Background: an optimization exercise with open tools, aiming at small area and a short achievable clock period. Do not read the settings as production practice. RTL that was checked went through simulation tests only; none was proved equivalent to the original. The series may have gaps, and a smaller design here may also do less where the tests do not look. For runs 2 and 3, only the layout was checked, not whether the RTL still works. Power figures rest on the tool's default switching activity, not on a simulated workload.

## flow/design.v in outline (module list and top-level ports)
// module if_layer: 1053 lines
module if_layer
(
    input clk,
    input rst,
    input [7:0] spike_in,
    output [1:0] spike_out,
    input [27:0] mem_addr,
    input [31:0] mem_din,
    input mem_wen,
    output [31:0] mem_dout
);
  // ...
==> flow/flow/run.sh <==
#!/bin/bash
# Own flow: the standard synthesis and layout (standard.sh), with one
# netlist clean-up in between: flow/polarity.py flips full adders (self-dual)
# and 2-input gates to their complements where that removes inverters. It
# changes no register and no port. repair_timing aims 5.3 ns above the
# (unchanged) 12 ns constraint. Each tool's output goes to a log here.
set -euo pipefail
R=orfs/results/sky130hd/if_layer/base
bash standard.sh synth > synth_standard.log 2>&1
cp $R/1_2_yosys.v 1_2_yosys.standard.v
python3 flow/polarity.py 1_2_yosys.standard.v $R/1_2_yosys.v > polarity.log 2>&1
rm -f $R/1_synth.odb $R/1_synth.sdc
bash standard.sh SETUP_SLACK_MARGIN=5.3 "BUFFER_PORTS_ARGS=-buffer_cell sky130_fd_sc_hd__buf_2" finish > layout_standard.log 2>&1
==> flow/flow/polarity.py <==
#!/usr/bin/env python3
"""Polarity clean-up of a Yosys netlist written by ORFS synthesis (1_2_yosys.v).

Yosys's extract_fa finds full adders in either polarity and leaves inverters
between them, and ABC maps AND gates feeding adders as and2 where a nand2
would do. A full adder is self-dual (FA(~a,~b,~c) = ~FA(a,b,c)), so each
adder may be flipped: all of its inputs and both of its outputs inverted.
Likewise and2/nand2, or2/nor2 and xor2/xnor2 may be swapped for their
complement. This script chooses a flip for every such cell that minimises
the cell area of the flipped cells plus the inverters still needed, and
rewrites the netlist. Registers and ports are untouched.

usage: polarity.py IN.v OUT.v
"""
import re, sys, collections, random

AREA = {"inv_1": 3.7536, "and2_1": 6.256, "nand2_1": 3.7536, "or2_1": 6.256,
        "nor2_1": 3.7536, "xor2_1": 8.7584, "xnor2_1": 8.7584, "fa_1": 20.0192}
COMP = {"and2_1": "nand2_1", "nand2_1": "and2_1", "or2_1": "nor2_1", "nor2_1": "or2_1",
        "xor2_1": "xnor2_1", "xnor2_1": "xor2_1", "fa_1": "fa_1"}
OUTPINS = {"X", "Y", "Q", "Q_N", "SUM", "COUT", "HI", "LO"}
P = "sky130_fd_sc_hd__"

src = open(sys.argv[1]).read()
inst_re = re.compile(r"^  (\S+) (\S+ ?) ?\(\n(.*?)\n  \);\n", re.S | re.M)
pin_re = re.compile(r"\.(\w+)\((.*?)\)(?:,)?\s*$")

cells = []   # dict(type, name, pins: list of [pin, net])
spans = []
for m in inst_re.finditer(src):
    typ, name, body = m.group(1), m.group(2), m.group(3)
    pins = []
    for line in body.split("\n"):
        pm = pin_re.search(line.strip())
        if not pm:
            raise SystemExit("cannot parse pin line: " + line)
        pins.append([pm.group(1), pm.group(2).strip()])
    cells.append({"type": typ, "name": name, "pins": pins})
    spans.append((m.start(), m.end()))

ports = set()
for m in re.finditer(r"^\s*(input|output)\s*(\[\d+:\d+\])?\s*(\S+);", src, re.M):
    rng, nm = m.group(2), m.group(3)
    if rng:
        hi, lo = map(int, rng[1:-1].split(":"))
        for k in range(min(hi, lo), max(hi, lo) + 1):
            ports.add(f"{nm}[{k}]")
    ports.add(nm)

def short(t):
    return t[len(P):] if t.startswith(P) else None

driver = {}
for ci, c in enumerate(cells):
    for pin, net in c["pins"]:
        if pin in OUTPINS:
            driver[net] = (ci, pin)

isinv = [short(c["type"]) == "inv_1" for c in cells]
def pin_of(c, p):
    for q, n in c["pins"]:
        if q == p:
            return n
    return None

def base(net):
    """(base net, parity) stripping inverters."""
    q = 0
    seen = 0
    while net in driver and isinv[driver[net][0]] and net not in ports and seen < 10:
        net = pin_of(cells[driver[net][0]], "A")
        q ^= 1
        seen += 1
    return net, q

flippable = []
for ci, c in enumerate(cells):
    s = short(c["type"])
    if s in COMP and (s in __import__("os").environ.get("ONLY", s)):
        outs = [n for p, n in c["pins"] if p in OUTPINS]
        if any(o in ports for o in outs):
            continue
        flippable.append(ci)
fidx = {ci: k for k, ci in enumerate(flippable)}
isfa = set(ci for ci in flippable if short(cells[ci]["type"]) == "fa_1")
def flin(ci):
    """does flipping cell ci invert what it needs at its inputs (full adders only)"""
    return flip[fidx[ci]] if ci in isfa else 0

# loads: every non-inverter input pin, expressed on its base net
# net_loads[base] = list of (load cell index or -1, parity q)
net_loads = collections.defaultdict(list)
for ci, c in enumerate(cells):
    if isinv[ci]:
        continue
    for pin, net in c["pins"]:
        if pin in OUTPINS:
            continue
        b, q = base(net)
        net_loads[b].append((ci, q))
# output ports driven through inverters count as loads
port_loads = []
for ci, c in enumerate(cells):
    if isinv[ci]:
        y = pin_of(c, "Y")
        if y in ports:
            b, q = base(y)
            net_loads[b].append((-1, q))

# nets by driver: base nets driven by flippable cells
drv_of = {}
for b in net_loads:
    if b in driver and driver[b][0] in fidx:
        drv_of[b] = driver[b][0]

flip = [0] * len(flippable)
def fl(ci):
    return flip[fidx[ci]] if ci in fidx else 0

def net_cost(b):
    d = fl(drv_of[b]) if b in drv_of else 0
    need = False
    for ci, q in net_loads[b]:
        r = q ^ d ^ (flin(ci) if ci >= 0 else 0)
        if r:
            need = True
            break
    return AREA["inv_1"] if need else 0.0

def cell_cost(ci):
    s = short(cells[ci]["type"])
    return AREA[COMP[s]] if fl(ci) else AREA[s]

# nets touching each flippable cell
touch = collections.defaultdict(set)
for b, loads in net_loads.items():
    for ci, q in loads:
        if ci in fidx:
            touch[ci].add(b)
    if b in drv_of:
        touch[drv_of[b]].add(b)

def total():
    return sum(net_cost(b) for b in net_loads) + sum(cell_cost(ci) for ci in flippable)

orig_inv = sum(isinv) * AREA["inv_1"] + sum(AREA[short(cells[ci]["type"])] for ci in flippable)
def optimise(allflip):
    global flip
    start = total()
    import math
    if allflip:
        for ci in flippable:
            if short(cells[ci]["type"]) in ("fa_1", "and2_1"):
                flip[fidx[ci]] = 1
        cur0 = total()
        sys.stderr.write(f"all flipped start {cur0:.1f}\n")
        start = cur0
    def delta_flip(ci):
        before = sum(net_cost(b) for b in touch[ci]) + cell_cost(ci)
        flip[fidx[ci]] ^= 1
        after = sum(net_cost(b) for b in touch[ci]) + cell_cost(ci)
        return after - before
    rng = random.Random(1)
    cur = start
    best = cur
    best_flip = list(flip)
    moves = 400 * len(flippable)
    T0, T1 = 3.0, 0.02
    for it in range(moves):
        T = T0 * (T1 / T0) ** (it / moves)
        ci = flippable[rng.randrange(len(flippable))]
        d = delta_flip(ci)
        if d <= 0 or rng.random() < math.exp(-d / T):
            cur += d
            if cur < best - 1e-9:
                best = cur
                best_flip = list(flip)
        else:
            flip[fidx[ci]] ^= 1
    flip[:] = best_flip
    improved = True
    rounds = 0
    while improved and rounds < 50:
        improved = False
        rounds += 1
        for ci in flippable:
            if delta_flip(ci) < -1e-9:
                improved = True
            else:
                flip[fidx[ci]] ^= 1
    
    return total(), list(flip), start

results = []
for af in (False, True):
    flip[:] = [0] * len(flippable)
    results.append(optimise(af))
best = min(results, key=lambda r: r[0])
flip[:] = best[1]
start = best[2]
rounds = 0
end = total()
sys.stderr.write(f"polarity: inverters+flippable area before {orig_inv:.1f}, model start {start:.1f}, after {end:.1f}, flipped {sum(flip)} of {len(flippable)}, rounds {rounds}\n")

# rewrite
newcells = []
extra_wires = []
ninv = 0
phys_inv = {}   # base net -> inverted net name
def inverted(b):
    global ninv
    if b not in phys_inv:
        nm = f"_pol_n{len(phys_inv)}_"
        phys_inv[b] = nm
        extra_wires.append(nm)
    return phys_inv[b]

# physical net of a base net b carries b ^ flip(driver)
flipnet = {}
for b, ci in drv_of.items():
    if fl(ci):
        flipnet[b] = f"_pol_f{len(flipnet)}_"
        extra_wires.append(flipnet[b])

def phys(b):
    return flipnet.get(b, b)

def phys_parity(b):
    return fl(drv_of[b]) if b in drv_of else 0

def connect(b, want):
    """net carrying value (b ^ want) physically"""
    r = want ^ phys_parity(b)
    return inverted(b) if r else phys(b)

out_cells = []
for ci, c in enumerate(cells):
    if isinv[ci]:
        y = pin_of(c, "Y")
        if y in ports:
            b, q = base(y)
            # drive the port from the right polarity: buffer-free, keep an inverter if needed
            r = q ^ phys_parity(b)
            if r:
                out_cells.append((P + "inv_1", c["name"], [["A", phys(b)], ["Y", y]]))
            else:
                out_cells.append((P + "buf_1", c["name"], [["A", phys(b)], ["X", y]]))
        continue
    s = short(c["type"])
    f = fl(ci)
    typ = P + COMP[s] if (ci in fidx and f) else c["type"]
    pins = []
    for pin, net in c["pins"]:
        if pin in OUTPINS:
            if typ != c["type"] and pin in ("X", "Y"):
                pin = "Y" if short(typ) in ("nand2_1", "nor2_1", "xnor2_1") else "X"
            pins.append([pin, flipnet.get(net, net) if ci in fidx else net])
        else:
            b, q = base(net)
            pins.append([pin, connect(b, q ^ (f if ci in isfa else 0))])
    out_cells.append((typ, c["name"], pins))
for b, nm in phys_inv.items():
    out_cells.append((P + "inv_1", f"_pol_i{nm[6:-1]}_ ", [["A", phys(b)], ["Y", nm]]))

def fmt(t, n, pins):
    body = ",\n".join(f"    .{p}({net}{' ' if net.startswith(chr(92)) else ''})" for p, net in pins)
    if not n.endswith(" "):
        n = n + " "
    return f"  {t} {n}(\n{body}\n  );\n"

first, last = spans[0][0], spans[-1][1]
for (a1, b1), (a2, b2) in zip(spans, spans[1:]):
    assert src[b1:a2].strip() == "", "unparsed text between cells: " + src[b1:a2][:200]
head = src[:first]
# declare new wires after the last existing wire declaration in head
decl = "".join(f"  wire {w};\n" for w in extra_wires)
out = head + decl + "".join(fmt(*x) for x in out_cells) + src[last:]
open(sys.argv[2], "w").write(out)
newarea = sum(AREA.get(short(t), 0) for t, n, p in out_cells if short(t) in ("inv_1",) ) + \
    sum(AREA[short(t)] for t, n, p in out_cells if short(t) in AREA and short(t) != "inv_1")
sys.stderr.write(f"polarity: inverters now {sum(1 for t,n,p in out_cells if short(t)=='inv_1')} (were {sum(isinv)})\n")
if len(sys.argv) > 3:  # diagnostics
    c = collections.Counter()
    for b in net_loads:
        if net_cost(b) > 0:
            dt = short(cells[driver[b][0]]["type"]) if b in driver else ("port" if b in ports else "?")
            lt = tuple(sorted(set((short(cells[ci]["type"]) if ci >= 0 else "port") + ("*" if (q ^ (fl(drv_of[b]) if b in drv_of else 0) ^ (flin(ci) if ci >= 0 else 0)) else "") for ci, q in net_loads[b])))
            c[(dt, lt)] += 1
    for k, v in c.most_common(20):
        print(v, k)
    c2 = collections.Counter((short(cells[ci]["type"]), fl(ci)) for ci in flippable)
    print(c2)
==> flow/standard.sh <==
#!/bin/bash
# synth_recipe.tcl (not shown) runs the flow's synth.tcl, then flattens the netlist and writes it again
# the make line also repeats each setting of config.mk as NAME=value (left out here)
make -C /OpenROAD-flow-scripts/flow DESIGN_CONFIG=/design/flow/config.mk WORK_HOME=/design/flow/orfs CLKGATE_MAP_FILE= SYNTH_SCRIPT=/design/flow/synth_recipe.tcl "${@:-finish}"
==> flow/config.mk <==
export PLATFORM = sky130hd
export DESIGN_NAME = if_layer
export DESIGN_NICKNAME = if_layer
export VERILOG_FILES = /design/flow/design.v
export SDC_FILE = /design/flow/constraint.sdc
export NUM_CORES = 4
export LEC_CHECK = 0
export ABC_AREA = 1
export CAP_MARGIN = 20
export CORE_MARGIN = 2
export CORE_UTILIZATION = 40
export CTS_CLUSTER_DIAMETER = 80
export CTS_CLUSTER_SIZE = 24
export PLACE_DENSITY = 0.6
export SLEW_MARGIN = 20
==> flow/constraint.sdc <==
create_clock -name core_clock -period 12.0 [get_ports {clk}]
set_input_delay 2.4000 -clock core_clock [delete_from_list [all_inputs] [get_ports {clk}]]
set_output_delay 2.4000 -clock core_clock [all_outputs]
set_load 0.01 [all_outputs]
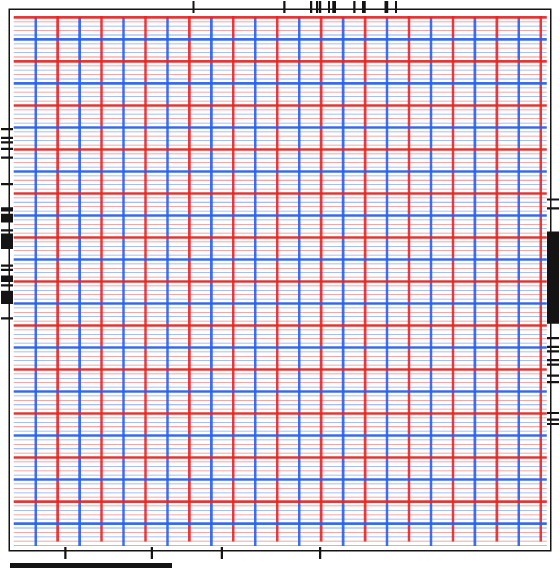
run_1/power_grid.png
The bar under the picture is 100 um long. Pins as bars on the die edge.
- VSS: blue
- VDD: red
- signal pins: 105
- met5 straps: 24
- rows: 120
- met1 rails: 121

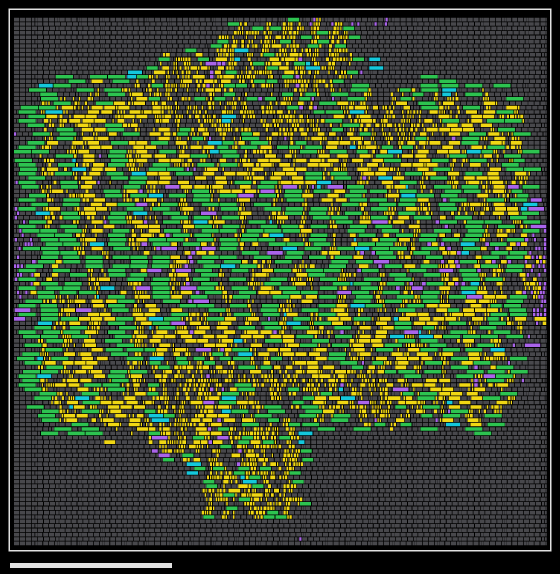
run_1/placement_by_type.png
The bar under the picture is 100 um long. Fill, decap, tap and diode cells in gray.
- combinational and other logic: yellow (cells 3310; share of their area 50%)
- clock drivers and dummy loads: cyan (cells 80; share of their area 3.3%)
- flops: green (cells 706; share of their area 42%)
- other buffers and delay cells: purple (cells 206; share of their area 4.3%)

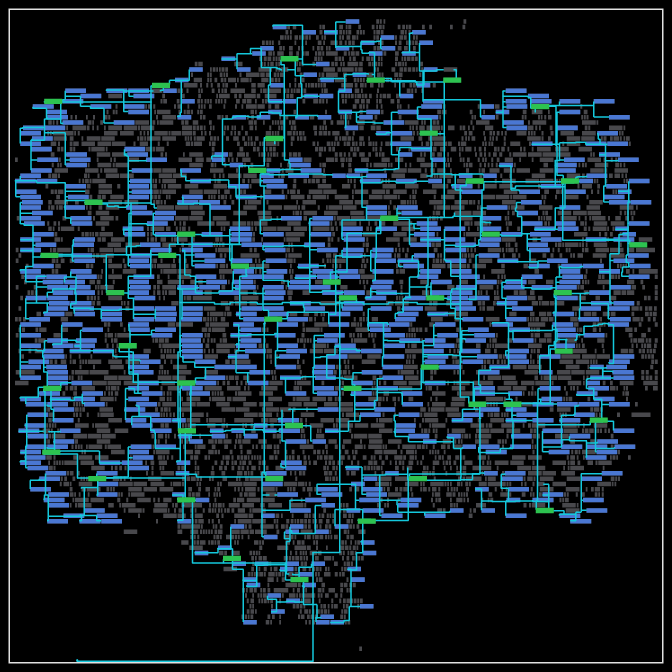
run_1/clk_routes.png
- flip-flops: blue (count 706)
- clock wires: cyan (length 9010 um)
- clock drivers: green (count 45)
- routed clock nets: 46

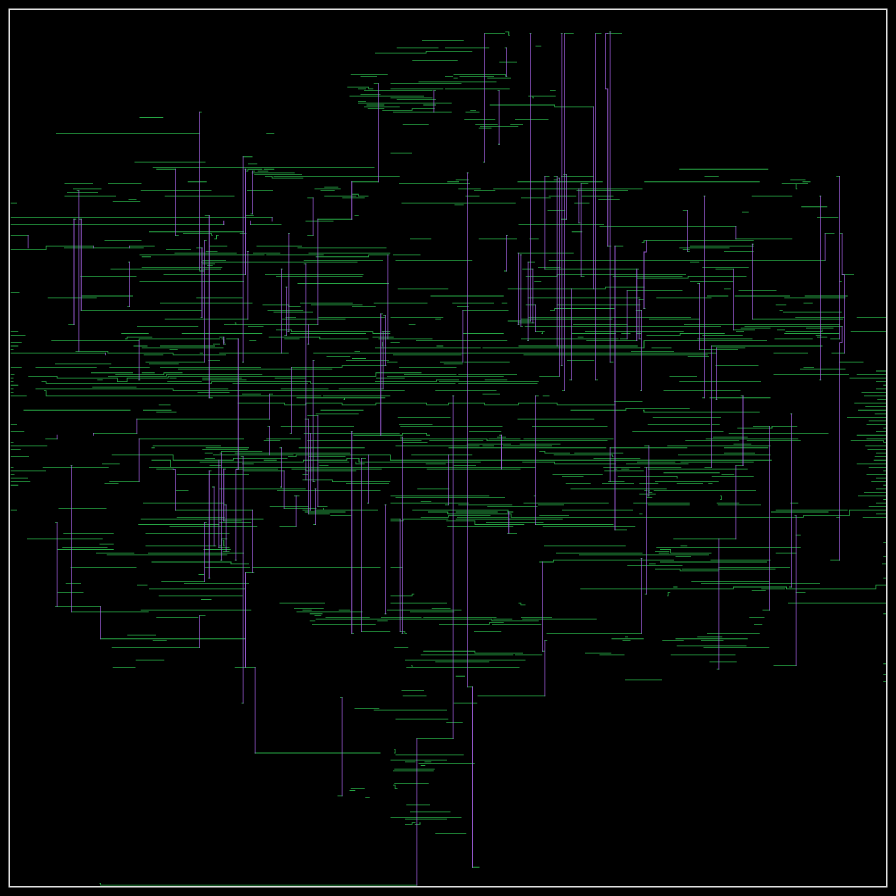
run_1/wires.png
Only two layers are drawn.
- metal 4: purple (wire length 5240 um)
- metal 3: green (wire length 15000 um)

==> results.yml, run 1 <==
global_routing:
  antenna_found_initial: 13
  grt.total_usage: 0.242
  grt_max_degree: 65
  grt_pass1_wl_um: 201000
  grt_pass1_vias: 31782
  overflow: 0
sta:
  finClkSkew_ps: 28.0
  max_clock_freq_ghz: 0.150
  maxSlewViolCount: 0
  period_needed_ps: 6660
  finalSetupTns_ps: 0
  tightest_slew_ps: 1040
  whs_ps: 503
  relSlewSlack: 0.310
  setup_viol: 0
  period_share: 0.555
  rsz0062_at_grt: "yes"
  hold_viol: 0
drt:
  detailedRoute.firstPassIterationCount: 6
  drt_iter0_drc: 3441
  wire_per_inst_um: 24.5
  routed-via-count: 32061
  routed_wl_um: 140000
  drc: 0
  drt-vias-per-instance: 5.62
  ant_nets: 0
cts:
  path_clk_slew_ps: 80
  cts.sinks: 706
  cts_buffers: 45
  cts.htree.levels: 2
  tritoncts: "built"
  clockBufferDepth: 3
  clockRootBuffer: "clkbuf_16"
  insertion_delay_ps: 650
die:
  fp-row-count: 120
  core_area_um2: 108000
  chipWidth_um: 334
  io_pins: 105
  start_util: 0.404
  dieArea_um2: 111000
  dieHeight_um: 334
setup_path:
  crit_top_cell: "buf_2"
  slowest_delay_ps: 540
  path_buf_inv: 3
  cpLargestDelayFamily: "simple AND/OR/NAND/NOR gates"
  crit_type: "in -> out"
  worstPathArrival_ps: 4260
  path_cells: "buf_2 > or4_1 > nor2_1 > nand3_2 > buf_4 > mux2_1 > buf_2"
  cp.depth: 7
  slowest_stage: "or4_1"
  start_kind: "input port"
  cp.required_ps: 9600
  rr_worst_depth: 16
  path_max_fanout: 31
  cp-end-kind: "output pin"
  r2r_slack_ps: 7280
run:
  drv_cap: 0
power:
  ir_drop_v: 0.000118
  p_per_area_nw_per_um2: 201
  power.leakage_nw: 19.7
cells_and_area:
  mostFrequentLayoutCells: "858 x nand2_1, 612 x inv_1, 576 x edfxtp_1, 449 x fa_1, 302 x nand3_1"
  final_layout_size_suffix_gt1_frac: 0.107
  final_common_cell: "nand2_1"
  final_cell_area_um2: 48800
  fillerInstances: 9895
  area_delta_synth_final_pct: 12.3
  fin_nets: 4858
synthesis:
  syn-num-nets: 4748
  syn_inst: 4159
  yosysWarningCount: 1
  syn_area_per_cell_um2: 10.5
  synth_area_um2: 43500
status:
  status: "timing/DRC/antenna clean"
placement:
  gp_congestion: 0.910
  io_buffers: 104
  dpl_cell_area_um2: 45600
  detailed_place_hpwl_um: 85400
hold_path:
  hold_path_depth: 2
  min_path_type: "reg -> reg"
## run 1: metal layers
metal  global-route usage  up-vias  wire length [um]
met5                    0        -                79
met3               0.0466      300             15000
met2                0.388     1677             64300
li1                     -    14146                 -
met4               0.0843       12              5240
met1                0.330    15926             55400
## run 1: through the flow
| stage | total power, W | setup WS (ps) | std cells | utilization |
|---|---|---|---|---|
| 2_1_floorplan | 0.00648 | 4970 | 4159 | - |
| 3_3_place_gp | 0.00762 | 3400 | 5558 | 0.424 |
| 3_5_place_dp | 0.00767 | 3360 | 5558 | 0.424 |
| 4_1_cts | 0.00953 | 5300 | 5660 | 0.446 |
| 5_1_grt | 0.0106 | 5250 | 5705 | 0.454 |
| 6_report | 0.00982 | 5340 | 5708 | 0.454 |
## run 1: where the power goes
group | internal [W] | leakage, nW | switching (W)
Combinational | 0.00181 | 12.7 | 0.00331
Clock | 0.000794 | 0.747 | 0.000970
Sequential | 0.00279 | 6.25 | 0.000148
## run 1: area by class of cell
type | instances | area [um2] | area share
well taps | 1403 | 1760 | 0.0360
flip-flops and latches | 706 | 19900 | 0.408
multi-input cells | 2691 | 21300 | 0.435
repair buffers | 206 | 2010 | 0.0411
clock buffers | 54 | 1210 | 0.0248
inverters | 619 | 2320 | 0.0476
clock inverters | 26 | 348 | 0.00713
diodes | 3 | 7.51 | 0.000154
## run 1: worst min-delay path, delay by kind of cell (launching register included)
kind | cells | cell delay [ps]
simple gates | 2 | 140
flops | 1 | 320
## run 1: timing repair
item	4_1_cts	5_1_grt
hold buffers	0	0
pin swaps	5	12
buffers inserted	10	23
gates cloned	12	22
resized for setup	75	91
endpoints found under the setup margin	112	72
==> inputs of run 2 (changes only) <==
--- a/flow/design.v
+++ b/flow/design.v
@@ -511,7 +511,10 @@
 wire n0_tc225 = (n0_npot[35] & 1'b0) | (n0_tc224 & (n0_npot[35] ^ 1'b0));
 wire [37:0] n0_ra = {1'b1, n0_tc225, n0_ts225, n0_ts224, n0_tc222, n0_tc219, n0_tc212, n0_tc205, n0_tc198, n0_tc191, n0_tc184, n0_tc177, n0_tc170, n0_tc163, n0_tc156, n0_tc149, n0_tc142, n0_tc135, n0_tc128, n0_tc121, n0_tc114, n0_tc107, n0_tc100, n0_tc93, n0_tc86, n0_tc79, n0_tc72, n0_tc65, n0_tc58, n0_tc51, n0_tc44, n0_tc37, n0_tc30, n0_tc23, n0_tc16, n0_ts16, n0_ts9, n0_ts3};
 wire [37:0] n0_rb = {1'b1, 1'b1, 1'b1, 1'b1, n0_ts223, n0_ts222, n0_ts219, n0_ts212, n0_ts205, n0_ts198, n0_ts191, n0_ts184, n0_ts177, n0_ts170, n0_ts163, n0_ts156, n0_ts149, n0_ts142, n0_ts135, n0_ts128, n0_ts121, n0_ts114, n0_ts107, n0_ts100, n0_ts93, n0_ts86, n0_ts79, n0_ts72, n0_ts65, n0_ts58, n0_ts51, n0_ts44, n0_ts37, n0_ts30, n0_ts23, 1'b1, 1'b1, 1'b1};
-wire [37:0] n0_lo = ~n0_ra + ~n0_rb;
+wire [37:0] n0_a = ~n0_ra, n0_b = ~n0_rb;
+wire [36:0] n0_lo = n0_a[35:0] + n0_b[35:0];
+wire n0_c36 = n0_lo[36];
+wire [1:0] n0_t0 = n0_a[37:36] + n0_b[37:36];
 wire [27:0] n0_ph = n0_pot[63:36];
 wire [27:0] n0_ones, n0_zeros;   
 assign n0_ones[0] = 1'b1;
@@ -521,9 +524,11 @@
     assign n0_ones[n0_g] = &n0_ph[n0_g-1:0];
     assign n0_zeros[n0_g] = ~|n0_ph[n0_g-1:0];
 end endgenerate
-wire n0_inc = n0_lo[37];
-wire n0_dec = ~n0_lo[37] & ~n0_lo[36];
-wire [27:0] n0_hi = n0_ph ^ (({28{n0_inc}} & n0_ones) | ({28{n0_dec}} & n0_zeros));
+wire [27:0] n0_pinc = n0_ph ^ n0_ones;
+wire [27:0] n0_pdec = n0_ph ^ n0_zeros;
+wire n0_inc = n0_c36 ? (n0_t0 == 2'd1) : (n0_t0 == 2'd2);
+wire n0_dec = ~n0_c36 & (n0_t0 == 2'd0);
+wire [27:0] n0_hi = n0_inc ? n0_pinc : n0_dec ? n0_pdec : n0_ph;
 always @(posedge clk) begin
     if (rst | clr[0]) n0_npot <= ~64'd0;
     else n0_npot <= ~{n0_hi, n0_lo[35:0]};
@@ -1024,7 +1029,10 @@
 wire n1_tc225 = (n1_npot[35] & 1'b0) | (n1_tc224 & (n1_npot[35] ^ 1'b0));
 wire [37:0] n1_ra = {1'b1, n1_tc225, n1_ts225, n1_ts224, n1_tc222, n1_tc219, n1_tc212, n1_tc205, n1_tc198, n1_tc191, n1_tc184, n1_tc177, n1_tc170, n1_tc163, n1_tc156, n1_tc149, n1_tc142, n1_tc135, n1_tc128, n1_tc121, n1_tc114, n1_tc107, n1_tc100, n1_tc93, n1_tc86, n1_tc79, n1_tc72, n1_tc65, n1_tc58, n1_tc51, n1_tc44, n1_tc37, n1_tc30, n1_tc23, n1_tc16, n1_ts16, n1_ts9, n1_ts3};
 wire [37:0] n1_rb = {1'b1, 1'b1, 1'b1, 1'b1, n1_ts223, n1_ts222, n1_ts219, n1_ts212, n1_ts205, n1_ts198, n1_ts191, n1_ts184, n1_ts177, n1_ts170, n1_ts163, n1_ts156, n1_ts149, n1_ts142, n1_ts135, n1_ts128, n1_ts121, n1_ts114, n1_ts107, n1_ts100, n1_ts93, n1_ts86, n1_ts79, n1_ts72, n1_ts65, n1_ts58, n1_ts51, n1_ts44, n1_ts37, n1_ts30, n1_ts23, 1'b1, 1'b1, 1'b1};
-wire [37:0] n1_lo = ~n1_ra + ~n1_rb;
+wire [37:0] n1_a = ~n1_ra, n1_b = ~n1_rb;
+wire [36:0] n1_lo = n1_a[35:0] + n1_b[35:0];
+wire n1_c36 = n1_lo[36];
+wire [1:0] n1_t0 = n1_a[37:36] + n1_b[37:36];
 wire [27:0] n1_ph = n1_pot[63:36];
 wire [27:0] n1_ones, n1_zeros;   
 assign n1_ones[0] = 1'b1;
@@ -1034,9 +1042,11 @@
     assign n1_ones[n1_g] = &n1_ph[n1_g-1:0];
     assign n1_zeros[n1_g] = ~|n1_ph[n1_g-1:0];
 end endgenerate
-wire n1_inc = n1_lo[37];
-wire n1_dec = ~n1_lo[37] & ~n1_lo[36];
-wire [27:0] n1_hi = n1_ph ^ (({28{n1_inc}} & n1_ones) | ({28{n1_dec}} & n1_zeros));
+wire [27:0] n1_pinc = n1_ph ^ n1_ones;
+wire [27:0] n1_pdec = n1_ph ^ n1_zeros;
+wire n1_inc = n1_c36 ? (n1_t0 == 2'd1) : (n1_t0 == 2'd2);
+wire n1_dec = ~n1_c36 & (n1_t0 == 2'd0);
+wire [27:0] n1_hi = n1_inc ? n1_pinc : n1_dec ? n1_pdec : n1_ph;
 always @(posedge clk) begin
     if (rst | clr[1]) n1_npot <= ~64'd0;
     else n1_npot <= ~{n1_hi, n1_lo[35:0]};
==> flow/flow/run.sh (replaced) <==
#!/bin/bash
# Own flow: the standard synthesis and layout (standard.sh), with one
# netlist clean-up in between: flow/polarity.py flips full adders (self-dual)
# and 2-input gates to their complements where that removes inverters. It
# changes no register and no port. repair_timing aims 5.6 ns above the
# (unchanged) 12 ns constraint. Each tool's output goes to a log here.
set -euo pipefail
R=orfs/results/sky130hd/if_layer/base
bash standard.sh synth > synth_standard.log 2>&1
cp $R/1_2_yosys.v 1_2_yosys.standard.v
python3 flow/polarity.py 1_2_yosys.standard.v $R/1_2_yosys.v > polarity.log 2>&1
rm -f $R/1_synth.odb $R/1_synth.sdc
bash standard.sh SETUP_SLACK_MARGIN=5.6 "BUFFER_PORTS_ARGS=-buffer_cell sky130_fd_sc_hd__buf_2" finish > layout_standard.log 2>&1
--- a/flow/config.mk
+++ b/flow/config.mk
@@ -5,7 +5,6 @@
 export SDC_FILE = /design/flow/constraint.sdc
 export NUM_CORES = 4
 export LEC_CHECK = 0
-export ABC_AREA = 1
 export CAP_MARGIN = 20
 export CORE_MARGIN = 2
 export CORE_UTILIZATION = 40
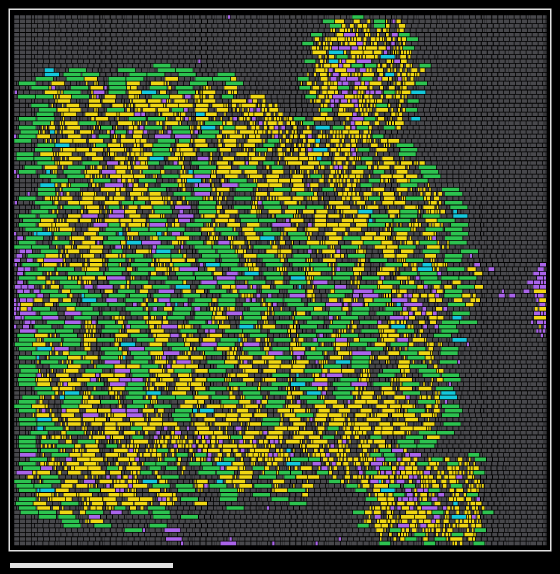
run_2/placement_by_type.png
The bar under the picture is 100 um long. Fill, decap, tap and diode cells in gray.
- flops: green (cells 706; share of their area 39%)
- combinational and other logic: yellow (cells 2741; share of their area 49%)
- clock drivers and dummy loads: cyan (cells 77; share of their area 2.7%)
- other buffers and delay cells: purple (cells 413; share of their area 9.6%)

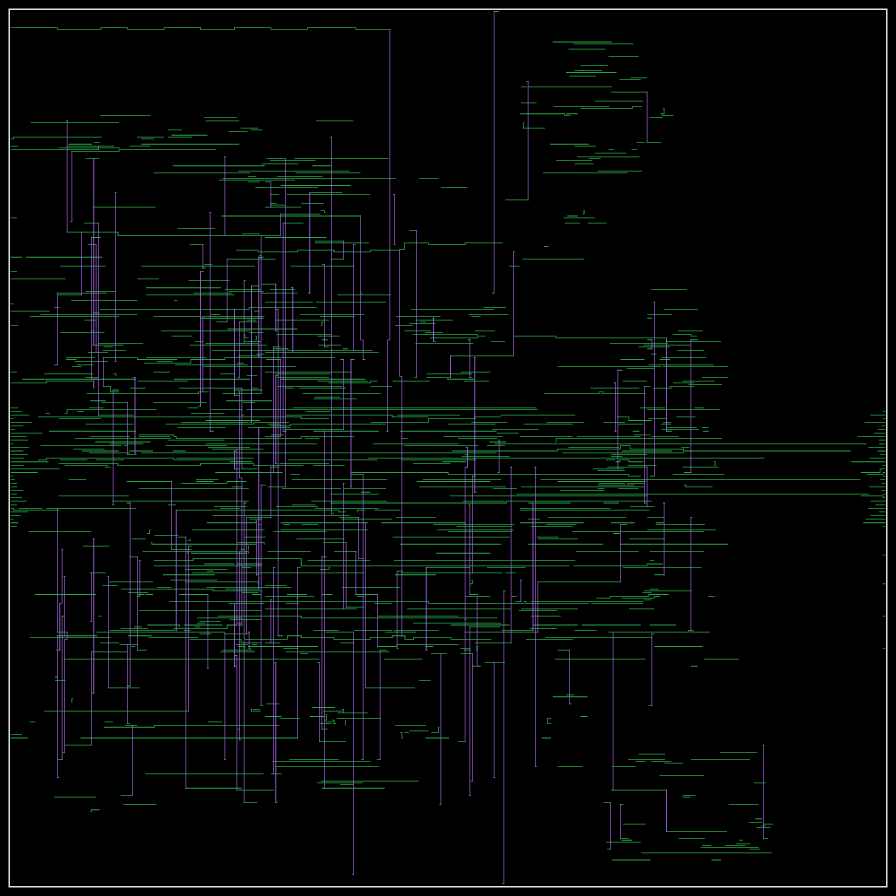
run_2/wires.png
Only two layers are drawn.
- metal 4: purple (wire length 6400 um)
- metal 3: green (wire length 14300 um)

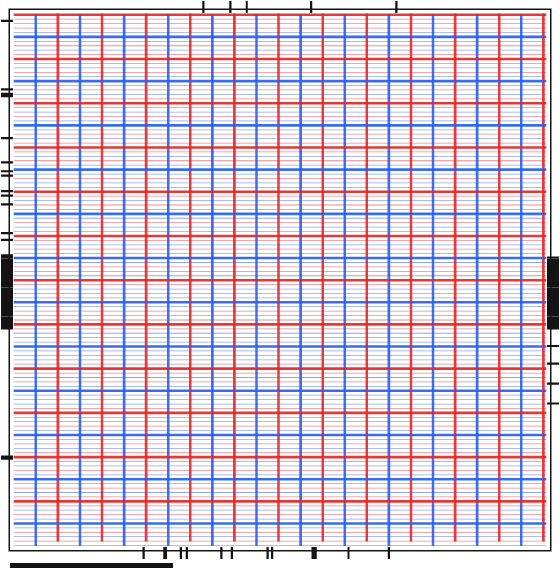
run_2/power_grid.png
The bar under the picture is 100 um long. Pins as bars on the die edge.
- VSS: blue
- VDD: red
- met5 straps: 24
- signal pins: 105

==> run 2 against run 1 <==
Compared with the run above: maximum frequency down 5.1%; global-route usage grew 1.8 points; via count fell by 1.8%; count of clock-buffer cells in the layout is 3 lower; cell count shrank 6.4%; power rose by 25%.
==> results.yml, run 2 <==
status:
  status: "timing/DRC/antenna clean"
setup_path:
  slowest_stage: "fa_2"
  path_buf_inv: 7
  r2r_slack_ps: 6620
  rr_worst_depth: 23
  crit_type: "in -> reg"
  cp.required_ps: 12540
  cpLargestDelayFamily: "adder cells"
  worstPathArrival_ps: 7560
  slowest_delay_ps: 570
  path_cells: "buf_16 > buf_6 > bufbuf_16 > nand2_1 > fa_1 > fa_2 > fa_2 > fa_1 > inv_1 > ha_4 > a21oi_4 > o21ai_2 > a22o_1 > a31oi_4 > o31a_1 > o21ai_2 > nand2_2 > inv_2 > ha_4 > buf_6 > buf_12 > a21o_1 > a211o_1 > a311o_1"
  cp.depth: 24
  path_max_fanout: 16
  start_kind: "input port"
  cp-end-kind: "flip-flop"
die:
  fp-row-count: 120
  dieHeight_um: 332
  dieArea_um2: 110000
  io_pins: 105
  start_util: 0.403
  core_area_um2: 107000
  chipWidth_um: 332
sta:
  hold_viol: 0
  finClkSkew_ps: 48.7
  tightest_slew_ps: 1180
  period_needed_ps: 7020
  period_share: 0.585
  setup_viol: 0
  whs_ps: 525
  rsz0062_at_grt: "yes"
  max_clock_freq_ghz: 0.142
  relSlewSlack: 0.208
  finalSetupTns_ps: 0
  maxSlewViolCount: 0
cells_and_area:
  final_common_cell: "nand2_1"
  fin_util: 0.498
  fin_nets: 4516
  mostFrequentLayoutCells: "670 x nand2_1, 576 x edfxtp_1, 244 x fa_1, 206 x fa_2, 176 x buf_4"
  area_delta_synth_final_pct: 23.8
  final_layout_size_suffix_gt1_frac: 0.293
global_routing:
  grt_pass1_wl_um: 211000
  antenna_found_initial: 9
  gr-max-usage-layer: "met2"
  grt_use_met3: 0.0463
  grt_max_degree: 59
  grt.total_usage: 0.260
  grt_pass1_vias: 31277
  grt_use_met1: 0.355
  gr-usage-met2: 0.417
  overflow: 0
run:
  drv_cap: 0
drt:
  routed-via-count: 31486
  wire_per_inst_um: 27.6
  routed_wl_um: 147000
  drt-vias-per-instance: 5.89
  drc: 0
  detailedRoute.firstPassIterationCount: 6
  ant_nets: 0
  drt_iter0_drc: 3412
synthesis:
  syn_area_per_cell_um2: 11.8
  syn-num-nets: 4249
  yosysWarningCount: 1
  synth_area_um2: 43100
  syn_inst: 3638
cts:
  clockBufferDepth: 3
  clockRootBuffer: "clkbuf_16"
  cts.sinks: 706
  ctsHoldBuffers: 0
  path_clk_slew_ps: 100
  insertion_delay_ps: 650
  cts.htree.levels: 2
  tritoncts: "built"
  cts_buffers: 43
hold_path:
  hold_path_depth: 2
  min_path_type: "reg -> reg"
power:
  ir_drop_v: 0.000168
  power.leakage_nw: 19.1
  p_per_area_nw_per_um2: 231
placement:
  io_buffers: 104
  gp_congestion: 0.854
  detailed_place_hpwl_um: 86300
[run 2: final cells by class]
type	instances	area [um2]
Fill cell	9200	53600
Clock inverter	26	293
Sequential cell	706	19900
Timing Repair Buffer	413	4960
Clock buffer	51	1110
Inverter	189	728
Antenna cell	4	10.0
Multi-Input combinational cell	2552	24500
Tap cell	1403	1760
[run 2: repair_timing]
action                     in CTS  in global routing
buffers inserted              148                 67
resized for setup             487                218
gates cloned                   41                 10
pin swaps                     202                168
setup endpoints to repair     144                108
[run 2: power breakdown]
part	switching, W	total, W	internal, W
clock network	0.000943	0.00166	0.000722
logic	0.00395	0.00761	0.00366
registers	0.000227	0.00302	0.00279
total	0.00512	0.0123	0.00717
[run 2: metrics by stage]
step / power (W) / area (um2) / cells / setup slack [ps]
6_report: 0.0123 / 53300 / 5344 / 4980
3_5_place_dp: 0.00822 / 45900 / 4997 / 2350
5_1_grt: 0.0130 / 53300 / 5343 / 4890
4_1_cts: 0.0113 / 51700 / 5263 / 5080
3_3_place_gp: 0.00819 / 45900 / 4997 / 2450
2_1_floorplan: 0.00724 / 44700 / 3638 / 4550
[run 2: routing by layer]
metal / routed length, um / up-vias
li1: - / 13274
met1: 58000 / 16118
met2: 68800 / 1771
met3: 14300 / 317
met4: 6400 / 6
met5: 39 / -
[run 2: worst register-to-register path: stages (launching register included)]
cell,delay (ps)
edfxtp_1,370
nand2_2,70
fa_2,410
fa_2,590
fa_2,440
fa_2,550
inv_2,40
ha_4,170
a211oi_4,240
o21ai_2,110
a211oi_2,250
o211ai_1,110
buf_4,170
a31oi_4,180
o31a_1,200
o21ai_2,80
nand2_2,120
inv_2,60
ha_4,190
buf_6,130
buf_12,120
a21o_1,140
a211o_1,290
a311o_1,270
==> run 3: too many edits to list; what changed since run 2 <==
flow/design.v: 1064 -> 1388 lines; modules unchanged: 0
  if_layer: edited, 1063 -> 1387 lines
==> flow/run.sh (new file) <==
#!/bin/bash
# synth_recipe.tcl (not shown) runs the flow's synth.tcl, then flattens the netlist and writes it again
# the make line also repeats each setting of config.mk as NAME=value (left out here)
make -C /OpenROAD-flow-scripts/flow DESIGN_CONFIG=/design/flow/config.mk WORK_HOME=/design/flow/orfs CLKGATE_MAP_FILE= SYNTH_SCRIPT=/design/flow/synth_recipe.tcl finish
--- a/flow/config.mk
+++ b/flow/config.mk
@@ -9,6 +9,5 @@
 export CORE_MARGIN = 2
 export CORE_UTILIZATION = 40
-export CTS_CLUSTER_DIAMETER = 80
-export CTS_CLUSTER_SIZE = 24
 export PLACE_DENSITY = 0.6
+export SETUP_SLACK_MARGIN = 5
 export SLEW_MARGIN = 20
removed: flow/flow/run.sh
removed: flow/flow/polarity.py
removed: flow/standard.sh
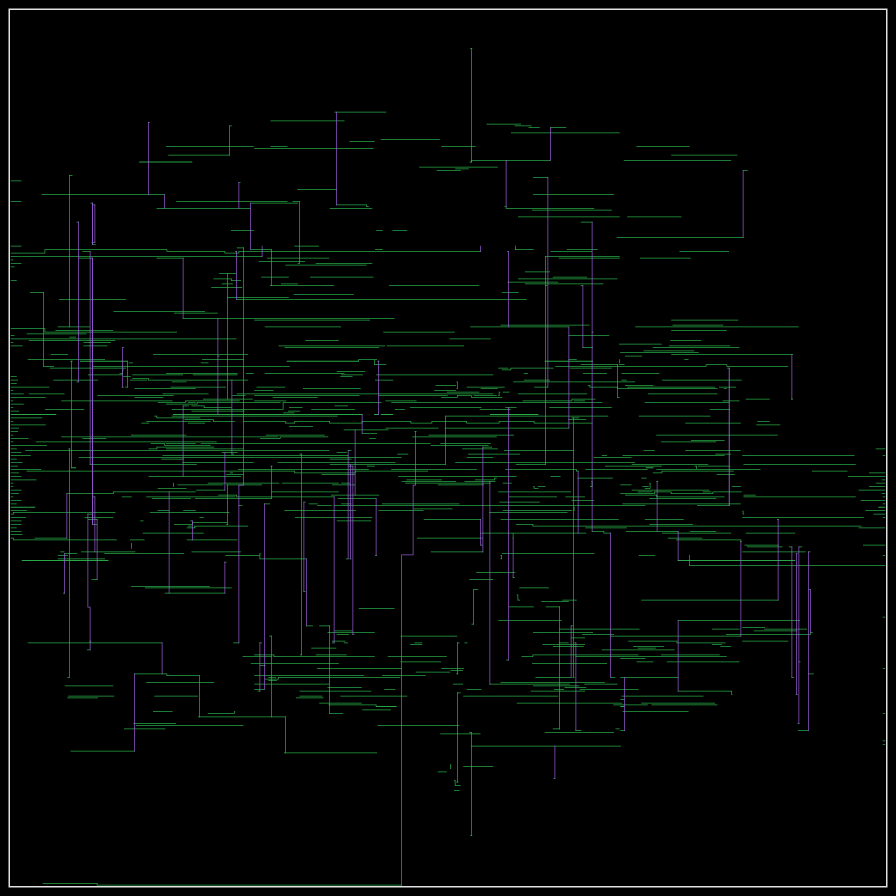
run_3/wires.png
Only two layers are drawn.
- metal 3: green (wire length 13000 um)
- metal 4: purple (wire length 3770 um)

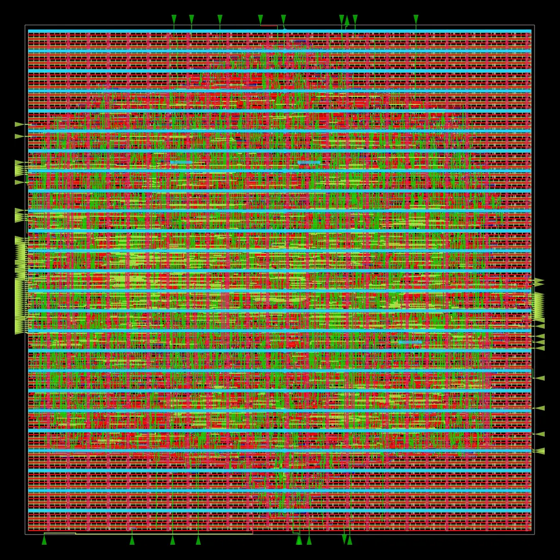
run_3/layout.png
Detailed Route WL: 137000 um
standard-cell rows: 125

==> run 3 against run 2 <==
Compared with the run above: now fails the layout checks on negative setup slack; register-to-register slack worse by 7300 ps; hold slack improved by 77 ps; power down 22%; clock power rose by 67%; clock skew down 12 ps.
==> results.yml, run 3 <==
synthesis:
  synth_area_um2: 47000
  seq_area_frac_synth: 0.451
  synth_top_area_frac: 0.368
  synth-edff-count: 576
  syn-num-nets: 4528
  yosys-top-cells-count: "696 x inv_1, 576 x edfxtp_1, 570 x and2_1"
  async_flop_share: 0
  yosysWarningCount: 1
  syn_area_per_cell_um2: 12.5
  synth_seq_cells: 772
  synth_area_leaders: "edfxtp_1 37%, fa_1 24%, dfxtp_1 8.3%"
  synth_ff_type: "edfxtp_1"
  syn_inst: 3765
  synth_cell_types: 54
  synth_top_area_cell: "edfxtp_1"
  synth.most_common_cell: "inv_1"
drt:
  routed-via-count: 28781
  ant_nets: 0
  detailedRoute.firstPassIterationCount: 7
  drt-vias-per-instance: 5.21
  drt_iter0_drc: 2835
  drc: 0
setup_path:
  path_max_fanout: 10
  worstPathArrival_ps: 14670
  crit_top_cell: "fa_2"
  crit_type: "in -> reg"
  cp-end-kind: "flip-flop"
  slowest_stage: "fa_1"
  rr_worst_depth: 41
  start_kind: "input port"
  slowest_delay_ps: 470
  r2r_slack_ps: -690
  cp.required_ps: 12500
sta:
  period_share: 1.18
  setup_slack_ps: -2170
  period_needed_ps: 14170
  tightest_slew_ps: 1080
  hold_viol: 0
  maxSlewViolCount: 0
  finClkSkew_ps: 37.0
  setup_viol: 16
  rsz0062_at_grt: "yes"
  max_clock_freq_ghz: 0.0706
  relSlewSlack: 0.279
die:
  core_area_um2: 116000
  start_util: 0.404
  chipWidth_um: 347
  dieHeight_um: 347
  io_pins: 105
  dieArea_um2: 120000
global_routing:
  gr-max-usage-layer: "met2"
  grt_max_degree: 76
  antenna_found_initial: 18
  grt_pass1_wl_um: 203000
  grt_pass1_vias: 30897
  overflow: 0
  grt.total_usage: 0.231
  grt_use_met1: 0.325
cells_and_area:
  multiInputGateArea_um2: 23000
  fillerInstances: 10474
  area_delta_synth_final_pct: 14.3
  mostFrequentLayoutCells: "686 x inv_1, 576 x edfxtp_1, 570 x and2_1, 497 x fa_1, 196 x dfxtp_1"
  fin_nets: 4686
  final_layout_size_suffix_gt1_frac: 0.123
  ff_latch_area_um2: 21200
  final_cell_area_um2: 53700
  final_common_cell: "inv_1"
hold_path:
  hold_path_depth: 2
  min_path_type: "reg -> reg"
placement:
  gp_congestion: 0.865
  dpl_cell_area_um2: 50400
  io_buffers: 104
  detailed_place_hpwl_um: 93500
power:
  p_per_area_nw_per_um2: 178
  ir_drop_v: 0.000113
  power.leakage_nw: 21.1
cts:
  clockRootBuffer: "clkbuf_16"
  clockBufferDepth: 3
  insertion_delay_ps: 670
  cts.htree.levels: 3
  tritoncts: "built"
  cts_buffers: 89
  path_clk_slew_ps: 60
  cts.sinks: 772
status:
  failed_checks: "negative setup slack"
  status: "failed layout checks"
run:
  drv_cap: 0
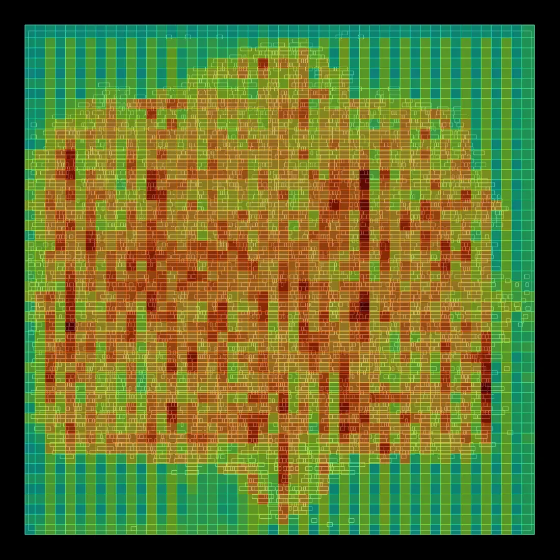
run_3/congestion.png
Core Util, Final: 0.462
Wirelength per Cell: 24.9 um
GR Util met2: 0.364
global-route met3 utilization: 0.0459

[run 3: layer usage]
layer / up-vias / wire length [um]
met5: - / 40
met4: 6 / 3770
met3: 230 / 13000
met2: 1296 / 62900
met1: 14872 / 57600
li1: 12377 / -
[run 3: repair_timing]
item	4_1_cts	5_1_grt
endpoints found under the setup margin	78	76
setup buffers	9	1
gates resized for setup	122	7
pin swaps	28	9
hold buffers	0	0
gates cloned	2	1
[run 3: where the power goes]
part	total [W]	internal, W	switching [W]
Clock	0.00278	0.00164	0.00113
Combinational	0.00357	0.00153	0.00204
Sequential	0.00323	0.00306	0.000169
Total	0.00958	0.00623	0.00335
[run 3: area by class of cell]
class                   instances  share of cell area
multi-input cells            2144               0.429
flip-flops and latches        772               0.395
inverters                     698              0.0488
clock buffers                 121              0.0463
repair buffers                218              0.0371
well taps                    1524              0.0355
clock inverters                43             0.00836
diodes                          2           0.0000932
[run 3: cell families (layout without fill, tap and decap cells)]
logic type / after synthesis / in the layout / synth area share
XOR/XNOR: 70 / 70 / 0.0130
adder cells (fa/ha/maj): 692 / 692 / 0.275
AND/OR/NAND/NOR: 994 / 994 / 0.117
other: 0 / 2 / 0
flip-flops: 772 / 772 / 0.451
buffers and inverters: 849 / 1080 / 0.0685
AO/OA/AOI/OAI: 260 / 260 / 0.0378
multiplexers: 128 / 128 / 0.0377
[run 3: stage by stage]
step	worst slack [ps]	setup TNS, ps	power [W]	std cells	hold WS [ps]
floorplan	-2590	-26630	0.00573	3765	527
global placement	-3060	-35240	0.00674	5343	569
detailed placement	-3120	-36830	0.00683	5343	575
CTS	-2140	-18550	0.00964	5518	594
global route	-2400	-22600	0.0103	5521	621
finish	-2170	-19090	0.00958	5522	602
[run 3: critical path, delay by kind of cell]
kind	cells	cell delay, ps
xor+xnor	1	160
fa+ha+maj	34	11620
buf+inv	5	350
simple gates	2	120

==> afterwards: timing with drivers on the ports <==
Ports are ideal in the flow. The routed layouts listed here were re-timed in OpenROAD.
Step 1 assumes that a clkbuf_16 drives the clock port and a buf_2 every other input.
Step 2, shift: input delay + t, output delay - t, t = (earliest + latest rising clock arrival at the registers) / 2. This alone moves slack from input paths to output paths.
Three values: ideal, step 1, step 2; two values: the first two.
| run | t (ns) | setup slack, ns | worst setup path after step 2 | clock arrival spread, ns |
|---|---|---|---|---|
| run 1 | 0.704 | 5.341 / 5.299 / 4.594 | input to register | 0.031 / 0.031 |
| run 2 | 0.692 | 4.980 / 4.634 / 3.943 | input to register | 0.049 / 0.049 |
| run 3 | 0.716 | -2.166 / -2.226 / -2.942 | input to register | 0.041 / 0.040 |
For run 2, which loses most, drivers alone change the setup slack by -0.346 ns; drivers and shift together by -1.037 ns.
